Context: an optimization exercise on an open-source flow, tuned for a short achievable clock period and few clock cycles. The choices shown serve that exercise and are no tape-out recipe. In this exercise RTL edits were held to simulation tests only and were not proved equivalent to the original. The series may have gaps, and a smaller design here may also do less where the tests do not look. Power figures rest on the tool's default switching activity, not on a simulated workload.

Fig. 1: run 1, port wiring
Scale: 1 px per um.
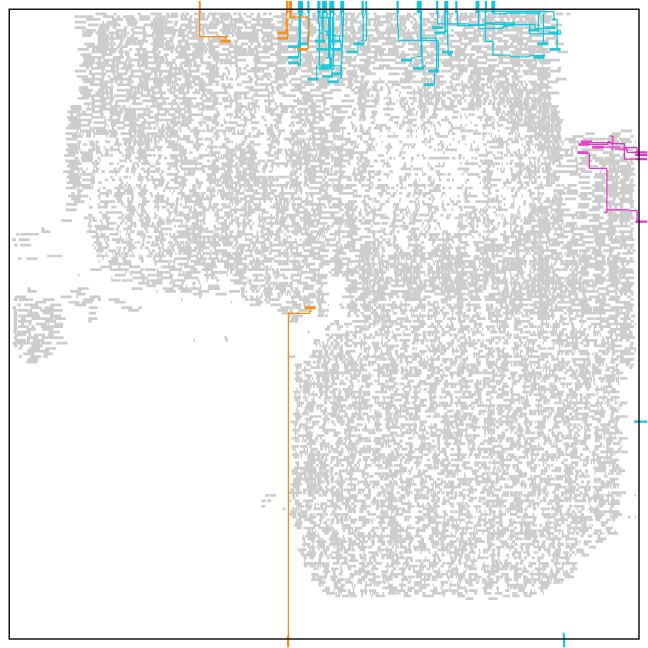
Fig. 2: run 1, clock network drawn from the DEF
Scale: 1 px per um.
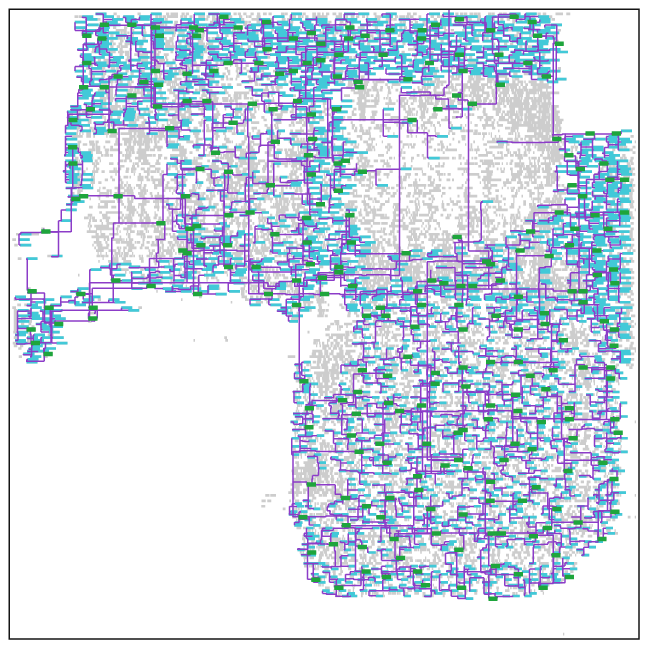
Fig. 3: run 1, congestion heat map
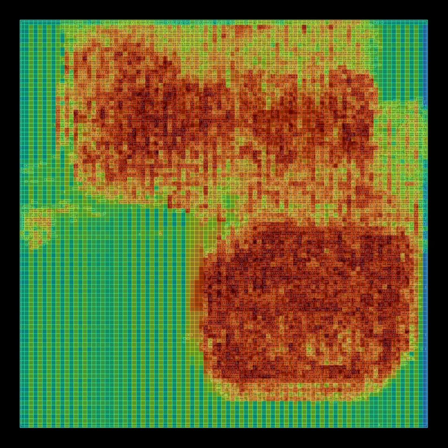
==> design/flow/design.v <==
module hart #(
    parameter RESET_ADDR = 32'h00000000
) (
    input  wire        i_clk,
    input  wire        i_rst,
    output wire [31:0] o_imem_raddr,
    input  wire [31:0] i_imem_rdata,
    output wire [31:0] o_dmem_addr,
    output wire        o_dmem_ren,
    output wire        o_dmem_wen,
    output wire [31:0] o_dmem_wdata,
    output wire [ 3:0] o_dmem_mask,
    input  wire [31:0] i_dmem_rdata,
    output wire        o_retire_valid,
    output wire [31:0] o_retire_inst,
    output wire        o_retire_halt,
    output wire [ 4:0] o_retire_rs1_raddr,
    output wire [ 4:0] o_retire_rs2_raddr,
    output wire [31:0] o_retire_rs1_rdata,
    output wire [31:0] o_retire_rs2_rdata,
    output wire [ 4:0] o_retire_rd_waddr,
    output wire [31:0] o_retire_rd_wdata,
    output wire [31:0] o_retire_dmem_addr,
    output wire [ 3:0] o_retire_dmem_mask,
    output wire        o_retire_dmem_ren,
    output wire        o_retire_dmem_wen,
    output wire [31:0] o_retire_dmem_rdata,
    output wire [31:0] o_retire_dmem_wdata,
    output wire [31:0] o_retire_pc
);
    reg  [31:2] pc_f;        
    reg  [31:2] i_pc;        
    reg         i_v;
    reg  [31:2] exp_pc;      
    reg  [31:2] i_succ;      
    reg         i_bp;        
    localparam NBTB = 4;
    reg         btb_v   [0:NBTB-1];
    reg  [31:2] btb_tag [0:NBTB-1];
    reg  [31:2] btb_tgt [0:NBTB-1];
    reg  [1:0]  btb_ptr;
    reg         d_v;
    reg  [31:2] d_pc;
    reg  [31:0] d_ir;
    reg         d_bp;
    reg         halted;      
    reg         rst_q;
    always @(posedge i_clk) rst_q <= i_rst;
    reg         e_v;
    reg  [31:2] e_pc;
    reg  [31:0] e_ir;
    reg  [ 4:0] e_rs1a, e_rs2a, e_rd;
    reg  [31:0] e_rs1v, e_rs2v;
    reg  [31:0] e_imm;
    reg  [31:0] e_pre;       
    reg  [31:2] e_tgt;       
    reg  [31:2] e_pc4;
    reg         e_f1m, e_f1w, e_f1r, e_f2m, e_f2w, e_f2r;    
    reg         e_useimm, e_sub, e_pre_sel;
    reg         e_op_add, e_op_sll, e_op_slt, e_op_sltu, e_op_xor, e_op_srl, e_op_or, e_op_and;
    reg         e_sra;
    reg         e_br, e_jalr, e_ld, e_st, e_sys, e_pcop, e_jmp, e_rs1use, e_rs2use;
    reg         e_pred;      
    reg  [ 2:0] e_f3;
    reg         m_v;
    reg  [31:2] m_pc;
    reg  [31:0] m_ir;
    reg  [ 4:0] m_rs1a, m_rs2a, m_rd;
    reg  [31:0] m_rs1v, m_rs2v;
    reg  [31:0] m_res;
    reg         m_ld, m_st, m_sys;
    reg  [ 2:0] m_f3;
    reg  [ 1:0] m_alo;
    reg  [31:2] dm_addr;
    reg         dm_ren, dm_wen;
    reg  [ 3:0] dm_mask;
    reg  [31:0] dm_wdata;
    reg         w_v;
    reg  [31:2] w_pc;
    reg  [31:0] w_ir;
    reg  [ 4:0] w_rs1a, w_rs2a, w_rd;
    reg  [31:0] w_rs1v, w_rs2v;
    reg  [31:0] w_res;
    reg         w_ld, w_st, w_sys;
    reg  [ 2:0] w_f3;
    reg  [ 1:0] w_alo;
    reg  [31:2] w_daddr;
    reg  [ 3:0] w_dmask;
    reg  [31:0] w_dwdata;
    reg         r_v;
    reg  [31:2] r_pc;
    reg  [31:0] r_ir;
    reg  [ 4:0] r_rs1a, r_rs2a, r_rd;
    reg  [31:0] r_rs1v, r_rs2v;
    reg  [31:0] r_res;
    reg         r_ld, r_st, r_sys;
    reg  [31:2] r_daddr;
    reg  [ 3:0] r_dmask;
    reg  [31:0] r_dwdata;
    reg  [31:0] r_drdata;
    reg  [31:0] rf [1:31];
    wire [4:0] d_opc = d_ir[6:2];
    wire d_is_lui   = d_opc == 5'b01101;
    wire d_is_auipc = d_opc == 5'b00101;
    wire d_is_jal   = d_opc == 5'b11011;
    wire d_is_jalr  = d_opc == 5'b11001;
    wire d_is_br    = d_opc == 5'b11000;
    wire d_is_ld    = d_opc == 5'b00000;
    wire d_is_st    = d_opc == 5'b01000;
    wire d_is_opi   = d_opc == 5'b00100;
    wire d_is_op    = d_opc == 5'b01100;
    wire d_is_sys   = d_opc == 5'b11100;
    wire [2:0] d_f3 = d_ir[14:12];
    wire d_rs1use = !(d_is_lui | d_is_auipc | d_is_jal | d_is_sys);
    wire d_rs2use = d_is_op | d_is_st | d_is_br;
    wire d_rdwr   = d_is_op | d_is_opi | d_is_lui | d_is_auipc | d_is_ld | d_is_jal | d_is_jalr;
    wire [4:0] d_rs1a = d_rs1use ? d_ir[19:15] : 5'd0;
    wire [4:0] d_rs2a = d_rs2use ? d_ir[24:20] : 5'd0;
    wire [4:0] d_rd   = d_rdwr   ? d_ir[11:7]  : 5'd0;
    wire [31:0] imm_i = {{21{d_ir[31]}}, d_ir[30:20]};
    wire [31:0] imm_s = {{21{d_ir[31]}}, d_ir[30:25], d_ir[11:7]};
    wire [31:0] imm_b = {{20{d_ir[31]}}, d_ir[7], d_ir[30:25], d_ir[11:8], 1'b0};
    wire [31:0] imm_u = {d_ir[31:12], 12'd0};
    wire [31:0] imm_j = {{12{d_ir[31]}}, d_ir[19:12], d_ir[20], d_ir[30:21], 1'b0};
    wire [31:0] d_imm = d_is_st ? imm_s :
                        d_is_br ? imm_b :
                        (d_is_lui | d_is_auipc) ? imm_u :
                        d_is_jal ? imm_j : imm_i;
    wire [31:0] d_pcx   = {d_pc, 2'b00};
    wire [31:0] d_pcimm = d_pcx + (d_is_br ? imm_b : d_is_jal ? imm_j : imm_u);
    wire [31:2] d_pc4   = d_pc + 30'd1;
    wire [31:0] d_pre   = d_is_lui ? imm_u : d_is_auipc ? d_pcimm : {d_pc4, 2'b00};
    wire [31:0] rf1 = (d_ir[19:15] == 5'd0) ? 32'd0 : rf[d_ir[19:15]];
    wire [31:0] rf2 = (d_ir[24:20] == 5'd0) ? 32'd0 : rf[d_ir[24:20]];
    wire r_wr = r_v & (r_rd != 5'd0);
    wire [31:0] d_rs1v = !d_rs1use ? 32'd0 : (r_wr & (r_rd == d_ir[19:15])) ? r_res : rf1;
    wire [31:0] d_rs2v = !d_rs2use ? 32'd0 : (r_wr & (r_rd == d_ir[24:20])) ? r_res : rf2;
    wire e_wr = e_v & (e_rd != 5'd0);
    wire m_wr = m_v & (m_rd != 5'd0);
    wire w_wr = w_v & (w_rd != 5'd0);
    wire h1e = e_wr & (e_rd == d_rs1a);
    wire h1m = m_wr & (m_rd == d_rs1a);
    wire h1w = w_wr & (w_rd == d_rs1a);
    wire h2e = e_wr & (e_rd == d_rs2a);
    wire h2m = m_wr & (m_rd == d_rs2a);
    wire h2w = w_wr & (w_rd == d_rs2a);
    wire stall = d_v & (((h1e | h2e) & e_ld) | ((h1m & !h1e | h2m & !h2e) & m_ld));
    wire [31:0] mw_res = w_res;
    wire [31:0] ea = e_f1m ? m_res : e_f1w ? w_res : e_f1r ? r_res : e_rs1v;
    wire [31:0] eb = e_f2m ? m_res : e_f2w ? w_res : e_f2r ? r_res : e_rs2v;
    wire [31:0] op2 = e_useimm ? e_imm : eb;
    wire [31:0] sum = e_sub ? ea - op2 : ea + op2;
    wire        lt_s = $signed(ea) < $signed(op2);
    wire        lt_u = ea < op2;
    wire        blt_s = $signed(ea) < $signed(eb);
    wire        blt_u = ea < eb;
    wire        eq   = ea == eb;
    wire [31:0] sll  = ea << op2[4:0];
    wire [31:0] srx  = $signed({e_sra & ea[31], ea}) >>> op2[4:0];
    wire [31:0] e_alu = e_pre_sel ? e_pre :
                        ({32{e_op_add}}  & sum) |
                        ({32{e_op_sll}}  & sll) |
                        ({32{e_op_slt}}  & {31'd0, lt_s}) |
                        ({32{e_op_sltu}} & {31'd0, lt_u}) |
                        ({32{e_op_xor}}  & (ea ^ op2)) |
                        ({32{e_op_srl}}  & srx) |
                        ({32{e_op_or}}   & (ea | op2)) |
                        ({32{e_op_and}}  & (ea & op2));
    wire br_taken = (e_f3[2:1] == 2'b00) ? (eq ^ e_f3[0]) :
                    (e_f3[2:1] == 2'b10) ? (blt_s ^ e_f3[0]) :
                                           (blt_u ^ e_f3[0]);
    wire red_e  = e_v & ((e_br & (br_taken ^ e_pred)) | e_jalr);
    wire [31:2] tgt_e = e_jalr ? sum[31:2] : (br_taken ? e_tgt : e_pc4);
    wire [1:0] alo = sum[1:0];
    wire [3:0] st_mask = (e_f3[1:0] == 2'b00) ? (4'b0001 << alo) :
                         (e_f3[1:0] == 2'b01) ? (alo[1] ? 4'b1100 : 4'b0011) : 4'b1111;
    wire [31:0] st_data = (e_f3[1:0] == 2'b00) ? {4{eb[7:0]}} :
                          (e_f3[1:0] == 2'b01) ? {2{eb[15:0]}} : eb;
    wire d_move = d_v & !stall;
    wire d_free = !d_v | !stall;
    wire red_d  = d_move & !d_bp & (d_is_jal | (d_is_br & d_ir[31]));
    wire accept_d = d_free & i_v & (i_pc == exp_pc) & !red_d;
    wire accept   = accept_d & !red_e;
    wire [31:2] pcf_p4 = pc_f + 30'd1;
    reg         btb_hit;
    reg  [31:2] btb_t;
    integer j;
    always @(*) begin
        btb_hit = 1'b0;
        btb_t   = pcf_p4;
        for (j = 0; j < NBTB; j = j + 1)
            if (btb_v[j] && btb_tag[j] == pc_f) begin
                btb_hit = 1'b1;
                btb_t   = btb_tgt[j];
            end
    end
    wire [31:2] succ_f = btb_t;
    wire pcf_eq_exp   = pc_f == exp_pc;
    wire pcf_eq_isucc = pc_f == i_succ;
    wire pcf_eq_tgtd  = pc_f == d_pcimm[31:2];
    reg [31:2] pc_f_n, exp_n;
    always @(*) begin
        if (red_e) begin
            exp_n  = tgt_e;
            pc_f_n = tgt_e;
        end else if (red_d) begin
            exp_n  = d_pcimm[31:2];
            pc_f_n = pcf_eq_tgtd ? succ_f : d_pcimm[31:2];
        end else if (accept) begin
            exp_n  = i_succ;
            pc_f_n = pcf_eq_isucc ? succ_f : i_succ;
        end else begin
            exp_n  = exp_pc;
            pc_f_n = pcf_eq_exp ? succ_f : exp_pc;
        end
    end
    wire [31:0] ldw = i_dmem_rdata;
    wire [7:0]  ldb = (w_alo == 2'd0) ? ldw[7:0] : (w_alo == 2'd1) ? ldw[15:8] :
                      (w_alo == 2'd2) ? ldw[23:16] : ldw[31:24];
    wire [15:0] ldh = w_alo[1] ? ldw[31:16] : ldw[15:0];
    wire [31:0] ldv = (w_f3[1:0] == 2'b00) ? {{24{ldb[7] & !w_f3[2]}}, ldb} :
                      (w_f3[1:0] == 2'b01) ? {{16{ldh[15] & !w_f3[2]}}, ldh} : ldw;
    wire [31:0] w_final = w_ld ? ldv : w_res;
    integer k;
    always @(posedge i_clk) begin
        if (i_rst) begin
            pc_f   <= RESET_ADDR[31:2];
            i_v    <= 1'b0;
        end else begin
            i_v    <= 1'b1;
            pc_f   <= pc_f_n;
        end
        i_pc   <= pc_f;
        i_succ <= succ_f;
        i_bp   <= btb_hit;
        if (rst_q) begin
            exp_pc <= RESET_ADDR[31:2];
            d_v    <= 1'b0;
            halted <= 1'b0;
            e_v    <= 1'b0;
            m_v    <= 1'b0;
            dm_ren <= 1'b0;
            dm_wen <= 1'b0;
            w_v    <= 1'b0;
            r_v    <= 1'b0;
        end else begin
            exp_pc <= exp_n;
            if (accept_d) begin
                d_pc <= i_pc;
                d_ir <= i_imem_rdata;
                d_bp <= i_bp;
            end
            if (accept)
                d_v  <= 1'b1;
            else if (d_move | red_e)
                d_v  <= 1'b0;
            if (d_move & !red_e & !halted) begin
                e_v      <= 1'b1;
                halted   <= d_is_sys;
            end else begin
                e_v      <= 1'b0;
            end
            begin
                e_pc     <= d_pc;
                e_ir     <= d_ir;
                e_rs1a   <= d_rs1a;
                e_rs2a   <= d_rs2a;
                e_rd     <= d_rd;
                e_rs1v   <= d_rs1v;
                e_rs2v   <= d_rs2v;
                e_imm    <= d_imm;
                e_pre    <= d_pre;
                e_tgt    <= d_pcimm[31:2];
                e_pc4    <= d_pc4;
                e_f1m    <= h1e;
                e_f1w    <= !h1e & h1m;
                e_f1r    <= !h1e & !h1m & h1w;
                e_f2m    <= h2e;
                e_f2w    <= !h2e & h2m;
                e_f2r    <= !h2e & !h2m & h2w;
                e_useimm <= !(d_is_op | d_is_br);
                e_sub    <= d_is_op & d_ir[30] & (d_f3 == 3'b000);
                e_sra    <= d_ir[30];
                e_pre_sel <= d_is_lui | d_is_auipc | d_is_jal | d_is_jalr;
                e_op_add <= ((d_is_op | d_is_opi) & (d_f3 == 3'b000)) | d_is_ld | d_is_st;
                e_op_sll <= (d_is_op | d_is_opi) & (d_f3 == 3'b001);
                e_op_slt <= (d_is_op | d_is_opi) & (d_f3 == 3'b010);
                e_op_sltu <= (d_is_op | d_is_opi) & (d_f3 == 3'b011);
                e_op_xor <= (d_is_op | d_is_opi) & (d_f3 == 3'b100);
                e_op_srl <= (d_is_op | d_is_opi) & (d_f3 == 3'b101);
                e_op_or  <= (d_is_op | d_is_opi) & (d_f3 == 3'b110);
                e_op_and <= (d_is_op | d_is_opi) & (d_f3 == 3'b111);
                e_br     <= d_is_br;
                e_jalr   <= d_is_jalr;
                e_ld     <= d_is_ld;
                e_st     <= d_is_st;
                e_sys    <= d_is_sys;
                e_pcop   <= d_is_auipc | d_is_jal | d_is_jalr;
                e_jmp    <= d_is_jal | d_is_jalr;
                e_rs1use <= d_rs1use;
                e_rs2use <= d_rs2use;
                e_pred   <= d_bp | (d_is_br & d_ir[31]);
                e_f3     <= d_f3;
            end
            m_v    <= e_v;
            m_pc   <= e_pc;
            m_ir   <= e_ir;
            m_rs1a <= e_rs1a;
            m_rs2a <= e_rs2a;
            m_rd   <= e_rd;
            m_rs1v <= e_pcop ? {e_pc, 2'b00} : ea;
            m_rs2v <= e_jmp ? 32'd4 : eb;
            m_res  <= e_alu;
            m_ld   <= e_ld;
            m_st   <= e_st;
            m_sys  <= e_sys;
            m_f3   <= e_f3;
            m_alo  <= alo;
            dm_addr  <= sum[31:2];
            dm_ren   <= e_v & e_ld;
            dm_wen   <= e_v & e_st;
            dm_mask  <= e_ld ? ((e_f3[1:0] == 2'b00) ? (4'b0001 << alo) :
                                (e_f3[1:0] == 2'b01) ? (alo[1] ? 4'b1100 : 4'b0011) : 4'b1111)
                             : st_mask;
            dm_wdata <= st_data;
            w_v    <= m_v;
            w_pc   <= m_pc;
            w_ir   <= m_ir;
            w_rs1a <= m_rs1a;
            w_rs2a <= m_rs2a;
            w_rd   <= m_rd;
            w_rs1v <= m_rs1v;
            w_rs2v <= m_rs2v;
            w_res  <= m_res;
            w_ld   <= m_ld;
            w_st   <= m_st;
            w_sys  <= m_sys;
            w_f3   <= m_f3;
            w_alo  <= m_alo;
            w_daddr  <= dm_addr;
            w_dmask  <= dm_mask;
            w_dwdata <= dm_wdata;
            r_v    <= w_v;
            r_pc   <= w_pc;
            r_ir   <= w_ir;
            r_rs1a <= w_rs1a;
            r_rs2a <= w_rs2a;
            r_rd   <= w_rd;
            r_rs1v <= w_rs1v;
            r_rs2v <= w_rs2v;
            r_res  <= w_final;
            r_ld   <= w_ld;
            r_st   <= w_st;
            r_sys  <= w_sys;
            r_daddr  <= w_daddr;
            r_dmask  <= w_dmask;
            r_dwdata <= w_dwdata;
            r_drdata <= i_dmem_rdata;
        end
    end
    always @(posedge i_clk) begin
        if (rst_q) begin
            for (k = 0; k < NBTB; k = k + 1)
                btb_v[k] <= 1'b0;
            btb_ptr <= 2'd0;
        end else if (red_d & d_is_br) begin
            btb_v[btb_ptr]   <= 1'b1;
            btb_tag[btb_ptr] <= d_pc;
            btb_tgt[btb_ptr] <= d_pcimm[31:2];
            btb_ptr          <= btb_ptr + 2'd1;
        end
    end
    always @(posedge i_clk) begin
        for (k = 1; k < 32; k = k + 1) begin
            if (rst_q)
                rf[k] <= 32'd0;
            else if (r_wr && r_rd == k)
                rf[k] <= r_res;
        end
    end
    assign o_imem_raddr = {pc_f, 2'b00};
    assign o_dmem_addr  = {dm_addr, 2'b00};
    assign o_dmem_ren   = dm_ren;
    assign o_dmem_wen   = dm_wen;
    assign o_dmem_mask  = dm_mask;
    assign o_dmem_wdata = dm_wdata;
    assign o_retire_valid      = r_v;
    assign o_retire_inst       = r_ir;
    assign o_retire_halt       = r_sys;
    assign o_retire_rs1_raddr  = r_rs1a;
    assign o_retire_rs2_raddr  = r_rs2a;
    assign o_retire_rs1_rdata  = r_rs1v;
    assign o_retire_rs2_rdata  = r_rs2v;
    assign o_retire_rd_waddr   = r_rd;
    assign o_retire_rd_wdata   = r_res;
    assign o_retire_dmem_addr  = {r_daddr, 2'b00};
    assign o_retire_dmem_mask  = r_dmask;
    assign o_retire_dmem_ren   = r_ld;
    assign o_retire_dmem_wen   = r_st;
    assign o_retire_dmem_rdata = r_drdata;
    assign o_retire_dmem_wdata = r_dwdata;
    assign o_retire_pc         = {r_pc, 2'b00};
endmodule
==> design/flow/flow/run.sh <==
#!/bin/bash
set -euo pipefail
REPAIR_MARGIN=$(cat flow/margin.txt)
bash standard.sh SETUP_SLACK_MARGIN=$REPAIR_MARGIN finish > standard.log 2>&1
==> design/flow/flow/margin.txt <==
9.5
==> design/flow/standard.sh <==
#!/bin/bash
# synth_recipe.tcl (not shown) runs the flow's synth.tcl, then flattens the netlist and writes it again
# the make line also repeats each setting of config.mk as NAME=value (left out here)
make -C /OpenROAD-flow-scripts/flow DESIGN_CONFIG=/design/flow/config.mk WORK_HOME=/design/flow/orfs CLKGATE_MAP_FILE= SYNTH_SCRIPT=/design/flow/synth_recipe.tcl "${@:-finish}"
==> design/flow/config.mk <==
export PLATFORM = sky130hd
export DESIGN_NAME = hart
export DESIGN_NICKNAME = hart
export VERILOG_FILES = /design/flow/design.v
export SDC_FILE = /design/flow/constraint.sdc
export NUM_CORES = 4
export LEC_CHECK = 0
export ABC_CLOCK_PERIOD_IN_PS = 3000
export CAP_MARGIN = 20
export CORE_MARGIN = 2
export CORE_UTILIZATION = 30
export GPL_ROUTABILITY_DRIVEN = 1
export GPL_TIMING_DRIVEN = 1
export SLEW_MARGIN = 20
==> design/flow/constraint.sdc <==
create_clock -name core_clock -period 14.0 [get_ports {i_clk}]
set_input_delay 2.8000 -clock core_clock [delete_from_list [all_inputs] [get_ports {i_clk}]]
set_output_delay 2.8000 -clock core_clock [all_outputs]
set_load 0.01 [all_outputs]
==> flow_summary.json, run 1 <==
{
  "status": "complete, no violations",
  "clk_latency_ns": 1.06,
  "synth_top_cell_area_share": 0.3486,
  "finalCriticalPeriod_ns": 5.319,
  "buffers": 1525,
  "gp_congestion": 1.010,
  "pg_comb_mw": 6.56,
  "synth-compound-area-share": 0.1907,
  "syn_area_per_cell_sq_um": 9.789,
  "multi_input_cells": 8236,
  "layout-drive-gt1-share": 0.1932,
  "n_all_inverters": 264,
  "period_share": 0.3799,
  "synth_mux_area_frac": 0.03171,
  "p_seq_mw": 8.64,
  "slew_headroom": 0.1270,
  "crit_path_top_delay_cell": "or4_4",
  "taps": 5197,
  "hold_end": "r_ir[15]",
  "path_buf_inv": 4,
  "r2r-end": "pc_f[6]",
  "synthMostInstantiatedCell": "nand2_1",
  "synthToLayoutAreaGrowth_pct": 28.65,
  "drv_cap": 0,
  "cts_resized": 1709,
  "synth_seq_area_share": 0.5413,
  "synth_area_leader_cell": "edfxtp_1",
  "critPathLaunchType": "flip-flop",
  "antenna_found_initial": 91,
  "synth_area_sq_um": 116900,
  "tritoncts": "done",
  "start_util": 0.3008,
  "design_area_sq_um": 150400,
  "dpl.hpwl_mm": 389.4,
  "ys.flop_type": "edfxtp_1",
  "synthCells": 11940,
  "grt_pass1_wl_mm": 882.2,
  "crit_cells": 20,
  "numCtsBuffers": 277,
  "reg2reg_from": "d_ir[4]",
  "wl_mm": 665.5,
  "post_cts_buffers": 486,
  "path_clk_slew_ns": 0.06,
  "drc_errors": 0,
  "synthAdderAreaFrac": 0.02010,
  "place_area_sq_um": 128100,
  "grt_max_degree": 208
}
Testbench counts for the RTL of run 1, summed over its fixed seeds: cycles 42,841.
-- Fig. 1 (at the start) --
Cyan shows o_retire_pc, bits 32, direction output, edge 30 north, 1 south, 1 east, end cells 32, wire 2,010 um. Orange shows o_retire_rs1_raddr, bits 5, direction output, edge 4 north, 1 south, end cells 5, wire 533 um. Magenta shows o_dmem_mask, bits 4, direction output, edge east, end cells 4, wire 291 um.
PortBufs: 438
IO Count: 447

-- Fig. 2 (at the start) --
Cyan shows flip-flops, count 2,482. Purple shows clock wires, length 33.8 mm. Green shows clock-net drivers, count 277.
There are 278 routed clock nets. Position of the flops: all over the die.

-- Fig. 3 (at the start) --
met3 Resource Use GR: 0.1447
busiest layer in global routing: met2
GRT Total Usage: 0.3199

Fig. 4: run 1, sequential cells grouped by signal name
Scale: 1 px per um. Other sequential cells in the stronger grey, the rest of the logic in the fainter grey.
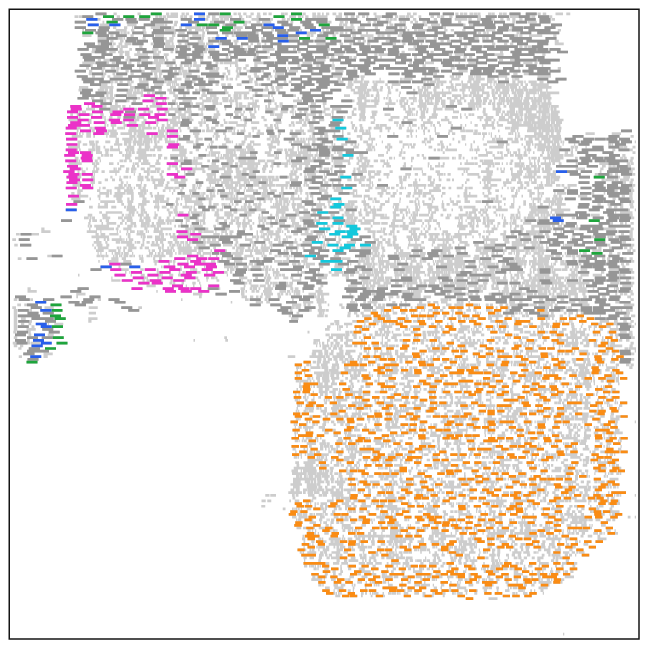

==> run 2: a larger rewrite; changed files in full <==
==> design/flow/design.v <==
module hart #(
    parameter RESET_ADDR = 32'h00000000
) (
    input  wire        i_clk,
    input  wire        i_rst,
    output wire [31:0] o_imem_raddr,
    input  wire [31:0] i_imem_rdata,
    output wire [31:0] o_dmem_addr,
    output wire        o_dmem_ren,
    output wire        o_dmem_wen,
    output wire [31:0] o_dmem_wdata,
    output wire [ 3:0] o_dmem_mask,
    input  wire [31:0] i_dmem_rdata,
    output wire        o_retire_valid,
    output wire [31:0] o_retire_inst,
    output wire        o_retire_halt,
    output wire [ 4:0] o_retire_rs1_raddr,
    output wire [ 4:0] o_retire_rs2_raddr,
    output wire [31:0] o_retire_rs1_rdata,
    output wire [31:0] o_retire_rs2_rdata,
    output wire [ 4:0] o_retire_rd_waddr,
    output wire [31:0] o_retire_rd_wdata,
    output wire [31:0] o_retire_dmem_addr,
    output wire [ 3:0] o_retire_dmem_mask,
    output wire        o_retire_dmem_ren,
    output wire        o_retire_dmem_wen,
    output wire [31:0] o_retire_dmem_rdata,
    output wire [31:0] o_retire_dmem_wdata,
    output wire [31:0] o_retire_pc
);
    reg         rst_q;
    always @(posedge i_clk) rst_q <= i_rst;
    reg  [31:2] pc_f;        
    reg  [31:2] i_pc;        
    reg         i_v;
    reg  [31:2] i_succ;      
    reg         i_bp;        
    reg  [31:2] exp_mv;      
    reg  [31:2] exp_st;      
    reg         stalled;     
    wire [31:2] exp_pc = stalled ? exp_st : exp_mv;    
    reg         halted;      
    localparam NBTB = 4;
    reg         btb_v   [0:NBTB-1];
    reg  [31:2] btb_tag [0:NBTB-1];
    reg  [31:2] btb_tgt [0:NBTB-1];
    reg  [1:0]  btb_ptr;
    reg         btb_wr;      
    reg  [31:2] btb_wpc, btb_wtgt;
    reg         e_v;
    reg  [31:2] e_pc;
    reg  [31:0] e_ir;
    reg  [ 4:0] e_rs1a, e_rs2a, e_rd;
    reg  [31:0] e_pa, e_pb;     
    reg  [31:0] e_po2;          
    reg  [31:0] e_timm;         
    reg  [31:2] e_pc4;
    reg         e_f1m, e_f2m, e_fo2;    
    reg         e_sub, e_sra, e_link, e_lui, e_rs1use, e_rs2use;
    reg         e_op_add, e_op_sll, e_op_slt, e_op_sltu, e_op_xor, e_op_srl, e_op_or, e_op_and;
    reg         e_br, e_jal, e_jalr, e_ld, e_st, e_sys, e_pcop;
    reg         e_pred;      
    reg         e_t4;        
    reg         e_t8;        
    reg  [ 2:0] e_f3;
    reg         m_v;
    reg  [31:2] m_pc;
    reg  [31:0] m_ir;
    reg  [ 4:0] m_rs1a, m_rs2a, m_rd;
    reg  [31:0] m_rs1v, m_rs2v;
    reg  [31:0] m_res;
    reg         m_ld, m_st, m_sys;
    reg  [ 2:0] m_f3;
    reg  [ 1:0] m_alo;
    reg  [31:2] dm_addr;
    reg         dm_ren, dm_wen;
    reg  [ 3:0] dm_mask;
    reg  [31:0] dm_wdata;
    reg         w_v;
    reg  [31:2] w_pc;
    reg  [31:0] w_ir;
    reg  [ 4:0] w_rs1a, w_rs2a, w_rd;
    reg  [31:0] w_rs1v, w_rs2v;
    reg  [31:0] w_res;
    reg         w_ld, w_st, w_sys;
    reg  [ 2:0] w_f3;
    reg  [ 1:0] w_alo;
    reg  [31:2] w_daddr;
    reg  [ 3:0] w_dmask;
    reg  [31:0] w_dwdata;
    reg         r_v;
    reg  [31:2] r_pc;
    reg  [31:0] r_ir;
    reg  [ 4:0] r_rs1a, r_rs2a, r_rd;
    reg  [31:0] r_rs1v, r_rs2v;
    reg  [31:0] r_res;
    reg         r_ld, r_st, r_sys;
    reg  [31:2] r_daddr;
    reg  [ 3:0] r_dmask;
    reg  [31:0] r_dwdata;
    reg  [31:0] r_drdata;
    reg  [31:0] rf [1:31];
    wire [31:0] rfa [0:31];      
    genvar g;
    assign rfa[0] = 32'd0;
    generate
        for (g = 1; g < 32; g = g + 1) begin : g_rfa
            assign rfa[g] = rf[g];
        end
    endgenerate
    wire [31:0] d_ir = i_imem_rdata;
    wire [31:2] d_pc = exp_pc;
    wire        d_v  = i_v & (i_pc == exp_pc);
    wire [4:0] d_opc = d_ir[6:2];
    wire d_is_lui   = d_opc == 5'b01101;
    wire d_is_auipc = d_opc == 5'b00101;
    wire d_is_jal   = d_opc == 5'b11011;
    wire d_is_jalr  = d_opc == 5'b11001;
    wire d_is_br    = d_opc == 5'b11000;
    wire d_is_ld    = d_opc == 5'b00000;
    wire d_is_st    = d_opc == 5'b01000;
    wire d_is_opi   = d_opc == 5'b00100;
    wire d_is_op    = d_opc == 5'b01100;
    wire d_is_sys   = d_opc == 5'b11100;
    wire [2:0] d_f3 = d_ir[14:12];
    wire d_rs1use = !(d_is_lui | d_is_auipc | d_is_jal | d_is_sys);
    wire d_rs2use = d_is_op | d_is_st | d_is_br;
    wire d_rdwr   = d_is_op | d_is_opi | d_is_lui | d_is_auipc | d_is_ld | d_is_jal | d_is_jalr;
    wire [4:0] d_rs1a = d_rs1use ? d_ir[19:15] : 5'd0;
    wire [4:0] d_rs2a = d_rs2use ? d_ir[24:20] : 5'd0;
    wire [4:0] d_rd   = d_rdwr   ? d_ir[11:7]  : 5'd0;
    wire [31:0] imm_i = {{21{d_ir[31]}}, d_ir[30:20]};
    wire [31:0] imm_s = {{21{d_ir[31]}}, d_ir[30:25], d_ir[11:7]};
    wire [31:0] imm_b = {{20{d_ir[31]}}, d_ir[7], d_ir[30:25], d_ir[11:8], 1'b0};
    wire [31:0] imm_u = {d_ir[31:12], 12'd0};
    wire [31:0] imm_j = {{12{d_ir[31]}}, d_ir[19:12], d_ir[20], d_ir[30:21], 1'b0};
    wire [31:0] d_imm = d_is_st ? imm_s : (d_is_lui | d_is_auipc) ? imm_u : imm_i;
    wire        d_sub = d_is_op & d_ir[30] & (d_f3 == 3'b000);
    wire [31:0] rf1 = rfa[d_ir[19:15]];
    wire [31:0] rf2 = rfa[d_ir[24:20]];
    wire e_wr = e_v & (e_rd != 5'd0);
    wire m_wr = m_v & (m_rd != 5'd0);
    wire w_wr = w_v & (w_rd != 5'd0);
    wire h1e = e_wr & (e_rd == d_rs1a);
    wire h1m = m_wr & (m_rd == d_rs1a);
    wire h1w = w_wr & (w_rd == d_rs1a);
    wire h2e = e_wr & (e_rd == d_rs2a);
    wire h2m = m_wr & (m_rd == d_rs2a);
    wire h2w = w_wr & (w_rd == d_rs2a);
    wire stall = ((h1e | h2e) & e_ld) | ((h1m & !h1e | h2m & !h2e) & m_ld);
    wire [31:0] ldw = i_dmem_rdata;
    wire [7:0]  ldb = (w_alo == 2'd0) ? ldw[7:0] : (w_alo == 2'd1) ? ldw[15:8] :
                      (w_alo == 2'd2) ? ldw[23:16] : ldw[31:24];
    wire [15:0] ldh = w_alo[1] ? ldw[31:16] : ldw[15:0];
    wire [31:0] ldv = (w_f3[1:0] == 2'b00) ? {{24{ldb[7] & !w_f3[2]}}, ldb} :
                      (w_f3[1:0] == 2'b01) ? {{16{ldh[15] & !w_f3[2]}}, ldh} : ldw;
    wire [31:0] w_final = w_ld ? ldv : w_res;
    wire        x1m = m_wr & (m_rd == d_ir[19:15]);
    wire        x1w = w_wr & (w_rd == d_ir[19:15]);
    wire        x2m = m_wr & (m_rd == d_ir[24:20]);
    wire        x2w = w_wr & (w_rd == d_ir[24:20]);
    wire        d_pcsel = d_is_auipc | d_is_jal;
    wire        d_f1    = d_pcsel | x1m | x1w;
    wire [31:0] d_f1v   = d_pcsel ? {d_pc, 2'b00} : x1m ? m_res : w_final;
    wire [31:0] d_pa    = d_f1 ? d_f1v : rf1;
    wire        d_f2    = x2m | x2w;
    wire [31:0] d_f2v   = x2m ? m_res : w_final;
    wire [31:0] d_pb    = d_f2 ? d_f2v : rf2;
    wire        d_rsel  = d_is_op | d_is_br;
    wire        d_po2rf = d_rsel & !d_f2;
    wire [31:0] d_po2o  = d_rsel ? (d_f2v ^ {32{d_sub}}) : d_imm;
    wire [31:0] d_po2   = d_po2rf ? (rf2 ^ {32{d_sub}}) : d_po2o;
    wire [31:0] ea  = e_f1m ? m_res : e_pa;
    wire [31:0] eb  = e_f2m ? m_res : e_pb;
    wire [31:0] op2 = e_fo2 ? (m_res ^ {32{e_sub}}) : e_po2;
    wire [32:0] sum33 = {ea, 1'b1} + {op2, e_sub};
    wire [31:0] sum = sum33[32:1];
    wire        lt_s = $signed(ea) < $signed(op2);
    wire        lt_u = ea < op2;
    wire        blt_s = $signed(ea) < $signed(eb);
    wire        blt_u = ea < eb;
    wire        eq   = ea == eb;
    wire [31:0] sll  = ea << op2[4:0];
    wire [31:0] srx  = $signed({e_sra & ea[31], ea}) >>> op2[4:0];
    wire [31:0] e_alu = ({32{e_link}}    & {e_pc4, 2'b00}) |
                        ({32{e_lui}}     & e_po2) |
                        ({32{e_op_add}}  & sum) |
                        ({32{e_op_sll}}  & sll) |
                        ({32{e_op_slt}}  & {31'd0, lt_s}) |
                        ({32{e_op_sltu}} & {31'd0, lt_u}) |
                        ({32{e_op_xor}}  & (ea ^ op2)) |
                        ({32{e_op_srl}}  & srx) |
                        ({32{e_op_or}}   & (ea | op2)) |
                        ({32{e_op_and}}  & (ea & op2));
    wire [31:0] e_tgtx = {e_pc, 2'b00} + e_timm;
    wire [31:2] e_tgt  = e_tgtx[31:2];
    wire br_taken = (e_f3[2:1] == 2'b00) ? (eq ^ e_f3[0]) :
                    (e_f3[2:1] == 2'b10) ? (blt_s ^ e_f3[0]) :
                                           (blt_u ^ e_f3[0]);
    wire e_brv   = e_v & e_br;
    wire e_jalrv = e_v & e_jalr;
    wire e_jalv  = e_v & e_jal & !e_pred & !e_t4;
    wire e_bjump = e_brv & !e_pred & !e_t4;    
    wire red_e   = e_jalrv | e_jalv | (e_bjump & br_taken) | (e_brv & e_pred & !br_taken);
    wire [31:2] e_pc8 = e_pc4 + 30'd1;
    wire        e_tf  = e_t8 & (pc_f == e_pc8);
    wire [1:0] alo = sum[1:0];
    wire [3:0] st_mask = (e_f3[1:0] == 2'b00) ? (4'b0001 << alo) :
                         (e_f3[1:0] == 2'b01) ? (alo[1] ? 4'b1100 : 4'b0011) : 4'b1111;
    wire [31:0] st_data = (e_f3[1:0] == 2'b00) ? {4{eb[7:0]}} :
                          (e_f3[1:0] == 2'b01) ? {2{eb[15:0]}} : eb;
    wire d_move = d_v & !stall;
    wire [31:2] pcf_p4 = pc_f + 30'd1;
    reg         btb_hit;
    reg  [31:2] btb_t;
    integer j;
    always @(*) begin
        btb_hit = 1'b0;
        btb_t   = pcf_p4;
        for (j = 0; j < NBTB; j = j + 1)
            if (btb_v[j] && btb_tag[j] == pc_f) begin
                btb_hit = 1'b1;
                btb_t   = btb_tgt[j];
            end
    end
    wire [31:2] succ_f = btb_t;
    wire pcf_eq_exp   = pc_f == exp_pc;
    wire pcf_eq_isucc = pc_f == i_succ;
    wire [31:2] exp_ne = d_v ? i_succ : exp_pc;
    wire [31:2] pcf_ne = d_v ? (pcf_eq_isucc ? succ_f : i_succ)
                             : (pcf_eq_exp ? succ_f : exp_pc);
    wire [31:2] tgt_f = e_tf ? succ_f : e_tgt;   
    wire [31:2] pcf_t = e_bjump ? tgt_f : pcf_ne;
    wire [31:2] pcf_n = (e_brv &  e_pred) ? e_pc4 : pcf_ne;
    wire [31:2] exp_t = e_bjump ? e_tgt : exp_ne;
    wire [31:2] exp_nt = (e_brv &  e_pred) ? e_pc4 : exp_ne;
    wire [31:2] pc_f_n = e_jalrv ? sum[31:2] : e_jalv ? tgt_f : br_taken ? pcf_t : pcf_n;
    wire [31:2] exp_n  = e_jalrv ? sum[31:2] : e_jalv ? e_tgt : br_taken ? exp_t : exp_nt;
    integer k;
    always @(posedge i_clk) begin
        if (i_rst) begin
            pc_f   <= RESET_ADDR[31:2];
            i_v    <= 1'b0;
        end else begin
            i_v    <= 1'b1;
            pc_f   <= pc_f_n;
        end
        i_pc   <= pc_f;
        i_succ <= succ_f;
        i_bp   <= btb_hit;
        if (rst_q) begin
            exp_mv  <= RESET_ADDR[31:2];
            exp_st  <= RESET_ADDR[31:2];
            stalled <= 1'b0;
            halted <= 1'b0;
            e_v    <= 1'b0;
            m_v    <= 1'b0;
            dm_ren <= 1'b0;
            dm_wen <= 1'b0;
            w_v    <= 1'b0;
            r_v    <= 1'b0;
        end else begin
            exp_mv  <= exp_n;
            exp_st  <= exp_pc;
            stalled <= d_v & stall & !red_e;
            if (d_move & !red_e & !halted) begin
                e_v    <= 1'b1;
                halted <= d_is_sys;
            end else begin
                e_v    <= 1'b0;
            end
            m_v    <= e_v;
            dm_ren <= e_v & e_ld;
            dm_wen <= e_v & e_st;
            w_v    <= m_v;
            r_v    <= w_v;
        end
    end
    always @(posedge i_clk) begin
        e_pc      <= d_pc;
        e_ir      <= d_ir;
        e_rs1a    <= d_rs1a;
        e_rs2a    <= d_rs2a;
        e_rd      <= d_rd;
        e_pa      <= d_pa;
        e_pb      <= d_pb;
        e_po2     <= d_po2;
        e_timm    <= d_is_br ? imm_b : imm_j;
        e_pc4     <= d_pc + 30'd1;
        e_f1m     <= h1e & !(d_is_auipc | d_is_jal);
        e_f2m     <= h2e;
        e_fo2     <= h2e & (d_is_op | d_is_br);
        e_sub     <= d_sub;
        e_sra     <= d_ir[30];
        e_link    <= d_is_jal | d_is_jalr;
        e_op_add  <= ((d_is_op | d_is_opi) & (d_f3 == 3'b000)) | d_is_ld | d_is_st | d_is_auipc;
        e_lui     <= d_is_lui;
        e_rs1use  <= d_rs1use;
        e_rs2use  <= d_rs2use;
        e_op_sll  <= (d_is_op | d_is_opi) & (d_f3 == 3'b001);
        e_op_slt  <= (d_is_op | d_is_opi) & (d_f3 == 3'b010);
        e_op_sltu <= (d_is_op | d_is_opi) & (d_f3 == 3'b011);
        e_op_xor  <= (d_is_op | d_is_opi) & (d_f3 == 3'b100);
        e_op_srl  <= (d_is_op | d_is_opi) & (d_f3 == 3'b101);
        e_op_or   <= (d_is_op | d_is_opi) & (d_f3 == 3'b110);
        e_op_and  <= (d_is_op | d_is_opi) & (d_f3 == 3'b111);
        e_br      <= d_is_br;
        e_jal     <= d_is_jal;
        e_jalr    <= d_is_jalr;
        e_ld      <= d_is_ld;
        e_st      <= d_is_st;
        e_sys     <= d_is_sys;
        e_pcop    <= d_is_auipc | d_is_jal | d_is_jalr;
        e_pred    <= i_bp;
        e_t4      <= d_is_br ? (imm_b == 32'd4) : (imm_j == 32'd4);
        e_t8      <= d_is_br ? (imm_b == 32'd8) : (imm_j == 32'd8);
        e_f3      <= d_f3;
        m_pc   <= e_pc;
        m_ir   <= e_ir;
        m_rs1a <= e_rs1a;
        m_rs2a <= e_rs2a;
        m_rd   <= e_rd;
        m_rs1v <= e_pcop ? {e_pc, 2'b00} : e_rs1use ? ea : 32'd0;
        m_rs2v <= e_link ? 32'd4 : e_rs2use ? eb : 32'd0;
        m_res  <= e_alu;
        m_ld   <= e_ld;
        m_st   <= e_st;
        m_sys  <= e_sys;
        m_f3   <= e_f3;
        m_alo  <= alo;
        dm_addr  <= sum[31:2];
        dm_mask  <= e_ld ? ((e_f3[1:0] == 2'b00) ? (4'b0001 << alo) :
                            (e_f3[1:0] == 2'b01) ? (alo[1] ? 4'b1100 : 4'b0011) : 4'b1111)
                         : st_mask;
        dm_wdata <= st_data;
        w_pc   <= m_pc;
        w_ir   <= m_ir;
        w_rs1a <= m_rs1a;
        w_rs2a <= m_rs2a;
        w_rd   <= m_rd;
        w_rs1v <= m_rs1v;
        w_rs2v <= m_rs2v;
        w_res  <= m_res;
        w_ld   <= m_ld;
        w_st   <= m_st;
        w_sys  <= m_sys;
        w_f3   <= m_f3;
        w_alo  <= m_alo;
        w_daddr  <= dm_addr;
        w_dmask  <= dm_mask;
        w_dwdata <= dm_wdata;
        r_pc   <= w_pc;
        r_ir   <= w_ir;
        r_rs1a <= w_rs1a;
        r_rs2a <= w_rs2a;
        r_rd   <= w_rd;
        r_rs1v <= w_rs1v;
        r_rs2v <= w_rs2v;
        r_res  <= w_final;
        r_ld   <= w_ld;
        r_st   <= w_st;
        r_sys  <= w_sys;
        r_daddr  <= w_daddr;
        r_dmask  <= w_dmask;
        r_dwdata <= w_dwdata;
        r_drdata <= i_dmem_rdata;
    end
    always @(posedge i_clk) begin
        if (rst_q) begin
            for (k = 0; k < NBTB; k = k + 1)
                btb_v[k] <= 1'b0;
            btb_ptr <= 2'd0;
            btb_wr  <= 1'b0;
        end else begin
            btb_wr <= e_brv & !e_pred & e_timm[31] & br_taken;
            if (btb_wr) begin
                btb_v[btb_ptr]   <= 1'b1;
                btb_tag[btb_ptr] <= btb_wpc;
                btb_tgt[btb_ptr] <= btb_wtgt;
                btb_ptr          <= btb_ptr + 2'd1;
            end
        end
        btb_wpc  <= e_pc;
        btb_wtgt <= e_tgt;
    end
    always @(posedge i_clk) begin
        for (k = 1; k < 32; k = k + 1) begin
            if (rst_q)
                rf[k] <= 32'd0;
            else if (w_wr && w_rd == k)
                rf[k] <= w_final;
        end
    end
    assign o_imem_raddr = {pc_f, 2'b00};
    assign o_dmem_addr  = {dm_addr, 2'b00};
    assign o_dmem_ren   = dm_ren;
    assign o_dmem_wen   = dm_wen;
    assign o_dmem_mask  = dm_mask;
    assign o_dmem_wdata = dm_wdata;
    assign o_retire_valid      = r_v;
    assign o_retire_inst       = r_ir;
    assign o_retire_halt       = r_sys;
    assign o_retire_rs1_raddr  = r_rs1a;
    assign o_retire_rs2_raddr  = r_rs2a;
    assign o_retire_rs1_rdata  = r_rs1v;
    assign o_retire_rs2_rdata  = r_rs2v;
    assign o_retire_rd_waddr   = r_rd;
    assign o_retire_rd_wdata   = r_res;
    assign o_retire_dmem_addr  = {r_daddr, 2'b00};
    assign o_retire_dmem_mask  = r_dmask;
    assign o_retire_dmem_ren   = r_ld;
    assign o_retire_dmem_wen   = r_st;
    assign o_retire_dmem_rdata = r_drdata;
    assign o_retire_dmem_wdata = r_dwdata;
    assign o_retire_pc         = {r_pc, 2'b00};
endmodule
==> design/flow/flow/margin.txt <==
10
==> design/flow/config.mk <==
export PLATFORM = sky130hd
export DESIGN_NAME = hart
export DESIGN_NICKNAME = hart
export VERILOG_FILES = /design/flow/design.v
export SDC_FILE = /design/flow/constraint.sdc
export NUM_CORES = 4
export LEC_CHECK = 0
export ABC_CLOCK_PERIOD_IN_PS = 3000
export CAP_MARGIN = 20
export CELL_PAD_IN_SITES_DETAIL_PLACEMENT = 1
export CELL_PAD_IN_SITES_GLOBAL_PLACEMENT = 2
export CORE_MARGIN = 2
export CORE_UTILIZATION = 30
export GPL_ROUTABILITY_DRIVEN = 1
export GPL_TIMING_DRIVEN = 1
export SLEW_MARGIN = 20
Fig. 5: run 2, sequential cells grouped by signal name
Scale: 1 px per um. Other sequential cells in the stronger grey, the rest of the logic in the fainter grey.
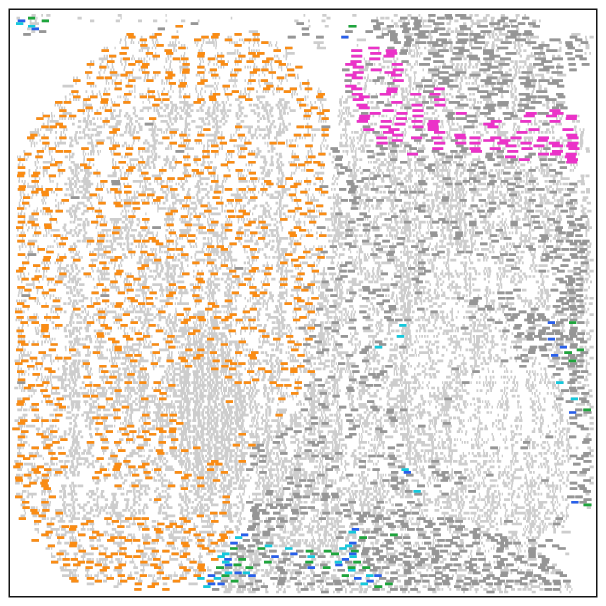
Blue shows m_ir, flops 30. Green shows r_ir, flops 32. Orange shows rf, flops 992. Magenta shows btb_tgt, flops 120. Cyan shows e_ir, flops 29.
Another 1,230 sequential cells are not coloured.
register area: 51,660 sq um
Final Util: 0.4287
Seq area share: 0.3578
Seq group: 7.86 mW

Fig. 6: run 2, port wiring
Scale: 1 px per um.
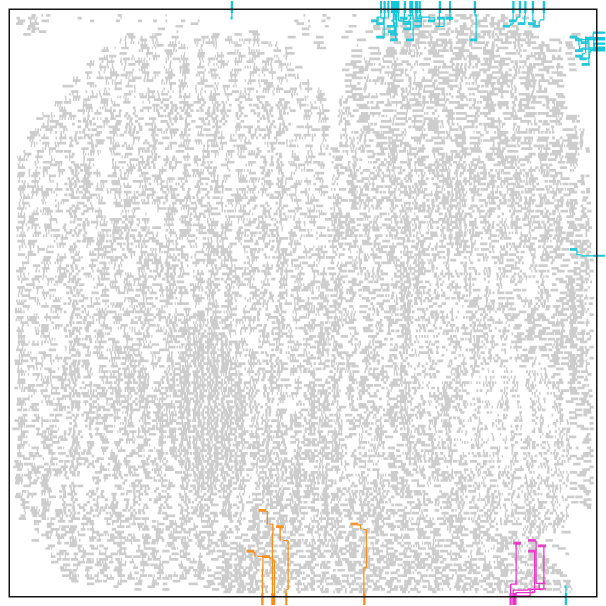
Cyan shows o_retire_pc, bits 32, direction output, edge 23 north, 8 east, 1 south, end cells 32, wire 683 um. Orange shows o_retire_rs1_raddr, bits 5, direction output, edge south, end cells 5, wire 338 um. Magenta shows o_dmem_mask, bits 4, direction output, edge south, end cells 4, wire 313 um.

==> flow_summary.json, run 2 <==
{
  "status": "complete, no violations",
  "synth_top_cell_area_share": 0.4311,
  "grt-ovfl-total": 0,
  "fmax_mhz": 213.9,
  "place_ws_ns": 6.439,
  "hold_end": "w_rs2v[28]",
  "nFillCells": 36860,
  "clk_latency_ns": 1.04,
  "gp_congestion": 0.9424,
  "drv_cap": 0,
  "crit_cells": 13,
  "syn_area_per_cell_sq_um": 9.049,
  "layout-drive-gt1-share": 0.3134,
  "die_x_um": 586.1,
  "grt_pass1_wl_mm": 944.1,
  "numCtsBuffers": 293,
  "regMostFlops": "rf",
  "finalCriticalPeriod_ns": 4.676,
  "pin_count": 447,
  "buffers": 1789,
  "synthMostInstantiatedCell": "dfxtp_1",
  "post_cts_buffers": 710,
  "final_cells": 17200,
  "sw_frac_of_total": 0.3161,
  "synthCells": 11230,
  "pg_comb_mw": 3.99,
  "async_reset_ff_frac": 0,
  "crit_path_top_delay_cell": "or4_4",
  "largest_reg_flops": 992,
  "crit_required_ns": 14.86,
  "grt_pass1_vias": 104500,
  "path_buf_inv": 4,
  "wl_mm": 722.5,
  "ys.flop_type": "dfxtp_1",
  "period_share": 0.3340,
  "final_common_cell": "dfxtp_1",
  "synth_seq_area_share": 0.5032,
  "critPathLaunchType": "input port",
  "multi_input_cells": 7726,
  "synth_area_leader_cell": "dfxtp_1",
  "synthAdderAreaFrac": 0.01784,
  "dpl.hpwl_mm": 428.0,
  "nClkBuffers": 390,
  "grt_max_degree": 172,
  "track_usage": 0.4027,
  "io_buffer_count": 438,
  "design_area_sq_um": 144400,
  "taps": 4515,
  "drc_errors": 0,
  "grt.met3_usage": 0.1240,
  "tritoncts": "done",
  "antenna_found_initial": 71,
  "start_util": 0.3018,
  "cts_resized": 3657,
  "synth-compound-area-share": 0.2114,
  "synth_mux_area_frac": 0.03678,
  "n_all_inverters": 180,
  "synthToLayoutAreaGrowth_pct": 42.06,
  "place_area_sq_um": 114500,
  "slew_headroom": 0.1309,
  "top_usage_layer": "met2",
  "synth_area_sq_um": 101600,
  "r2r-end": "exp_mv[22]",
  "reg2reg_from": "e_f1m"
}
Testbench counts for the RTL of run 2, summed over its fixed seeds: cycles 41,241.
Fig. 7: run 2, clock network drawn from the DEF
Scale: 1 px per um.
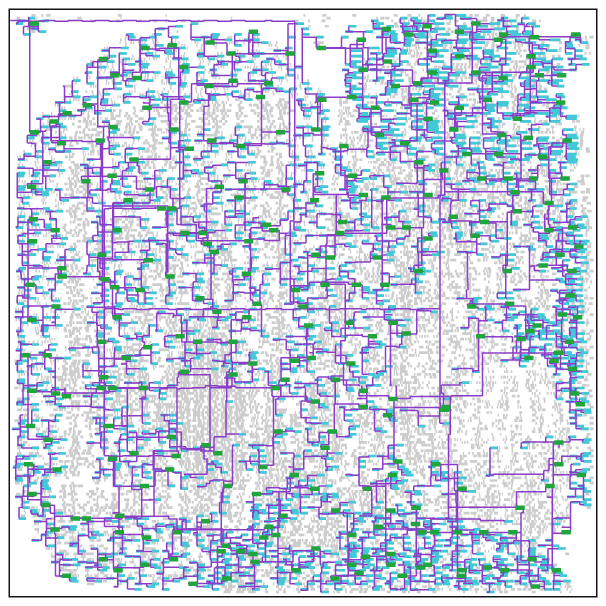

--- run 3 (diff from run 2) ---
--- a/design/flow/design.v
+++ b/design/flow/design.v
@@ -49,3 +49,5 @@
     reg  [31:2] btb_wpc, btb_wtgt;
-    reg         e_v;
+    reg         e_v;         
+    reg         e_kill;      
+    wire        ev = e_v & !e_kill;
     reg  [31:2] e_pc;
@@ -58,3 +60,3 @@
     reg         e_f1m, e_f2m, e_fo2;    
-    reg         e_sub, e_sra, e_link, e_lui, e_rs1use, e_rs2use;
+    reg         e_sub, e_inv, e_sra, e_link, e_lui, e_rs1use, e_rs2use;
     reg         e_op_add, e_op_sll, e_op_slt, e_op_sltu, e_op_xor, e_op_srl, e_op_or, e_op_and;
@@ -140,3 +142,3 @@
     wire [31:0] rf2 = rfa[d_ir[24:20]];
-    wire e_wr = e_v & (e_rd != 5'd0);
+    wire e_wr = ev & (e_rd != 5'd0);
     wire m_wr = m_v & (m_rd != 5'd0);
@@ -171,6 +173,6 @@
     wire [31:0] d_po2o  = d_rsel ? (d_f2v ^ {32{d_sub}}) : d_imm;
-    wire [31:0] d_po2   = d_po2rf ? (rf2 ^ {32{d_sub}}) : d_po2o;
+    wire [31:0] d_po2   = d_po2rf ? rf2 : d_po2o;    
     wire [31:0] ea  = e_f1m ? m_res : e_pa;
     wire [31:0] eb  = e_f2m ? m_res : e_pb;
-    wire [31:0] op2 = e_fo2 ? (m_res ^ {32{e_sub}}) : e_po2;
+    wire [31:0] op2 = e_fo2 ? (m_res ^ {32{e_sub}}) : (e_po2 ^ {32{e_inv}});
     wire [32:0] sum33 = {ea, 1'b1} + {op2, e_sub};
@@ -199,5 +201,5 @@
                                            (blt_u ^ e_f3[0]);
-    wire e_brv   = e_v & e_br;
-    wire e_jalrv = e_v & e_jalr;
-    wire e_jalv  = e_v & e_jal & !e_pred & !e_t4;
+    wire e_brv   = ev & e_br;
+    wire e_jalrv = ev & e_jalr;
+    wire e_jalv  = ev & e_jal & !e_pred & !e_t4;
     wire e_bjump = e_brv & !e_pred & !e_t4;    
@@ -236,4 +238,8 @@
     wire [31:2] exp_nt = (e_brv &  e_pred) ? e_pc4 : exp_ne;
-    wire [31:2] pc_f_n = e_jalrv ? sum[31:2] : e_jalv ? tgt_f : br_taken ? pcf_t : pcf_n;
-    wire [31:2] exp_n  = e_jalrv ? sum[31:2] : e_jalv ? e_tgt : br_taken ? exp_t : exp_nt;
+    wire [31:2] pcf_tj = e_jalv ? tgt_f : pcf_t;
+    wire [31:2] pcf_nj = e_jalv ? tgt_f : pcf_n;
+    wire [31:2] exp_tj = e_jalv ? e_tgt : exp_t;
+    wire [31:2] exp_nj = e_jalv ? e_tgt : exp_nt;
+    wire [31:2] pc_f_n = e_jalrv ? sum[31:2] : br_taken ? pcf_tj : pcf_nj;
+    wire [31:2] exp_n  = e_jalrv ? sum[31:2] : br_taken ? exp_tj : exp_nj;
     integer k;
@@ -256,2 +262,3 @@
             e_v    <= 1'b0;
+            e_kill <= 1'b0;
             m_v    <= 1'b0;
@@ -265,11 +272,8 @@
             stalled <= d_v & stall & !red_e;
-            if (d_move & !red_e & !halted) begin
-                e_v    <= 1'b1;
-                halted <= d_is_sys;
-            end else begin
-                e_v    <= 1'b0;
-            end
-            m_v    <= e_v;
-            dm_ren <= e_v & e_ld;
-            dm_wen <= e_v & e_st;
+            e_v    <= d_move & !halted & !(ev & e_sys);
+            e_kill <= red_e;
+            halted <= halted | (ev & e_sys);
+            m_v    <= ev;
+            dm_ren <= ev & e_ld;
+            dm_wen <= ev & e_st;
             w_v    <= m_v;
@@ -293,2 +297,3 @@
         e_sub     <= d_sub;
+        e_inv     <= d_sub & d_po2rf;
         e_sra     <= d_ir[30];
Fig. 8: run 3, clock network drawn from the DEF
Scale: 1 px per um.
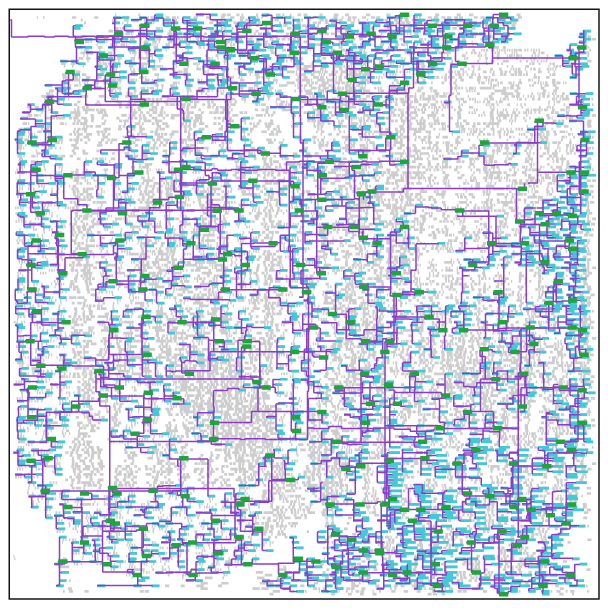
Green shows clock-net drivers, count 294. Purple shows clock wires, length 36.4 mm. Cyan shows flip-flops, count 2,435.
Position of the flops: all over the die. There are 295 routed clock nets.
Clock Skews: 0.08301 ns
clock power share: 0.414
Skew-Pair Late Insertion Delay: 1.00 ns
clock network power: 8.04 mW

==> flow_summary.json, run 3 <==
{
  "status": "complete, no violations",
  "synth_area_leader_cell": "dfxtp_1",
  "synthAdderAreaFrac": 0.01987,
  "synthToLayoutAreaGrowth_pct": 41.09,
  "layout.nets": 12660,
  "hold_end": "w_rs2v[31]",
  "ys.flop_type": "dfxtp_1",
  "seq_share": 0.3579,
  "grt_pass1_wl_mm": 973.3,
  "synthMostInstantiatedCell": "dfxtp_1",
  "cp-endpoint": "e_po2[11]",
  "core_region_area_sq_um": 339800,
  "holdWs_ns": 0.3073,
  "layout-drive-gt1-share": 0.2979,
  "path_buf_inv": 4,
  "pin_count": 447,
  "slowest_delay_ns": 0.59,
  "diodes": 43,
  "drtPass1Iterations": 10,
  "io_buffer_count": 438,
  "top_usage_layer": "met2",
  "n_all_inverters": 218,
  "rsz0062_at_grt": "yes",
  "die_x_um": 588.2,
  "nFillCells": 36820,
  "hold_violations": 0,
  "drc_errors": 0,
  "grt-ovfl-total": 0,
  "placementRows": 214,
  "buf_share": 0.1511,
  "reg_top3": "rf: 992 flops, btb_tag: 120 flops, btb_tgt: 120 flops",
  "taps": 4536,
  "pg_comb_mw": 3.35,
  "final_cells": 17250,
  "wl_mm": 746.6,
  "design_area_sq_um": 144500,
  "slew_headroom": 0.1286,
  "multi_input_cells": 7705,
  "crit_type": "input port to flip-flop",
  "crit_cells": 12,
  "drv_cap": 0,
  "path_clk_slew_ns": 0.07,
  "regMostFlops": "rf",
  "place_inst": 15730,
  "worstPathMaxFanout": 5,
  "cts_resized": 3534,
  "grt_max_degree": 189,
  "r2r-end": "pc_f[21]",
  "post_cts_buffers": 662,
  "met1Wirelength_mm": 271.2,
  "start_util": 0.3014,
  "synth_top_family_by_area": "compound AO/OA/AOI/OAI gates",
  "finalCriticalPeriod_ns": 4.464,
  "synth_xor_area_frac": 0.04106,
  "period_share": 0.3189,
  "dominant_cells": "multi-input combinational cells",
  "gp_congestion": 0.9703,
  "nClkBuffers": 414,
  "regArea_sq_um": 51700,
  "dpl.hpwl_mm": 446.9,
  "crit_path_top_delay_cell": "or4_4",
  "sw_frac_of_total": 0.3108,
  "synth_edf_count": 244,
  "crit_required_ns": 14.78,
  "synth_top_cell_area_share": 0.4284,
  "multi_input_area_sq_um": 54300,
  "p_int_mw": 13.39,
  "grt.met3_usage": 0.1365,
  "powerDensity_nw_per_um2": 134.5,
  "synth_seq_area_share": 0.4999,
  "tritoncts": "done",
  "synth_mux_area_frac": 0.03505,
  "largest_reg_flops": 992,
  "seqPwrFrac": 0.414,
  "synth-compound-area-share": 0.2119,
  "power_leader": "sequential cells",
  "place_ws_ns": 7.062,
  "critPathLaunchType": "input port",
  "p_seq_mw": 8.04,
  "syn_area_per_cell_sq_um": 9.074,
  "yosysWarnings": 2,
  "antenna_found_initial": 67,
  "synth_common_cells": "2,191 x dfxtp_1, 2,054 x nand2_1, 1,025 x a21oi_1, 823 x clkbuf_1, 645 x nor2_1",
  "numCtsBuffers": 294,
  "post-route-util": 0.4252,
  "clkCellAreaFrac": 0.06876,
  "ant_nets": 0,
  "synth_simple_gate_area_frac": 0.1481,
  "final_common_cell": "nand2_1",
  "grt_pass1_vias": 105100,
  "async_reset_ff_frac": 0,
  "finalPower_mw": 19.43,
  "synth_area_sq_um": 102400,
  "buffers": 1780,
  "synthCells": 11290,
  "fmax_mhz": 224.0,
  "cts_sinks": 2435,
  "wl_per_cell_um": 43.28,
  "reg2reg_from": "e_f1m",
  "place_area_sq_um": 115200
}
Testbench counts for the RTL of run 3, summed over its fixed seeds: cycles 41,241.
Fig. 9: run 3, congestion heat map
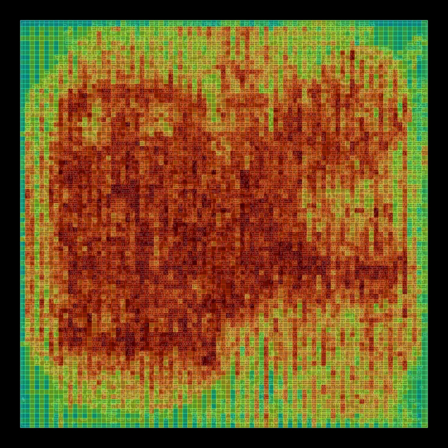
grt met1 use: 0.4666
GRT Total Usage: 0.4118

[static timing again, ports no longer ideal]
Ports are ideal in the flow. The routed layouts listed here were re-timed in OpenROAD. Step 1 assumes that a clkbuf_16 drives the clock port and a buf_2 every other input. Step 2 moves the port delays by t, midway between the first and last clock arrival at a register: inputs arrive t later, outputs are due t later. That takes back most of the time a late clock gives input paths. Three values: ideal ports, drivers, drivers and shift; two values: the first two.
run	shift t [ns]	setup WS [ns]	clock arrival spread, ns
run 1	1.055	8.681 / 8.681 / 8.595	0.191 / 0.192
run 2	1.108	9.324 / 9.383 / 8.275	0.086 / 0.086
run 3	1.073	9.536 / 9.471 / 8.531	0.087 / 0.087
After both steps setup and hold are still met in every run listed. The setup slack of run 2, which loses most, moves by +0.059 ns with the drivers and by -1.049 ns with both steps.
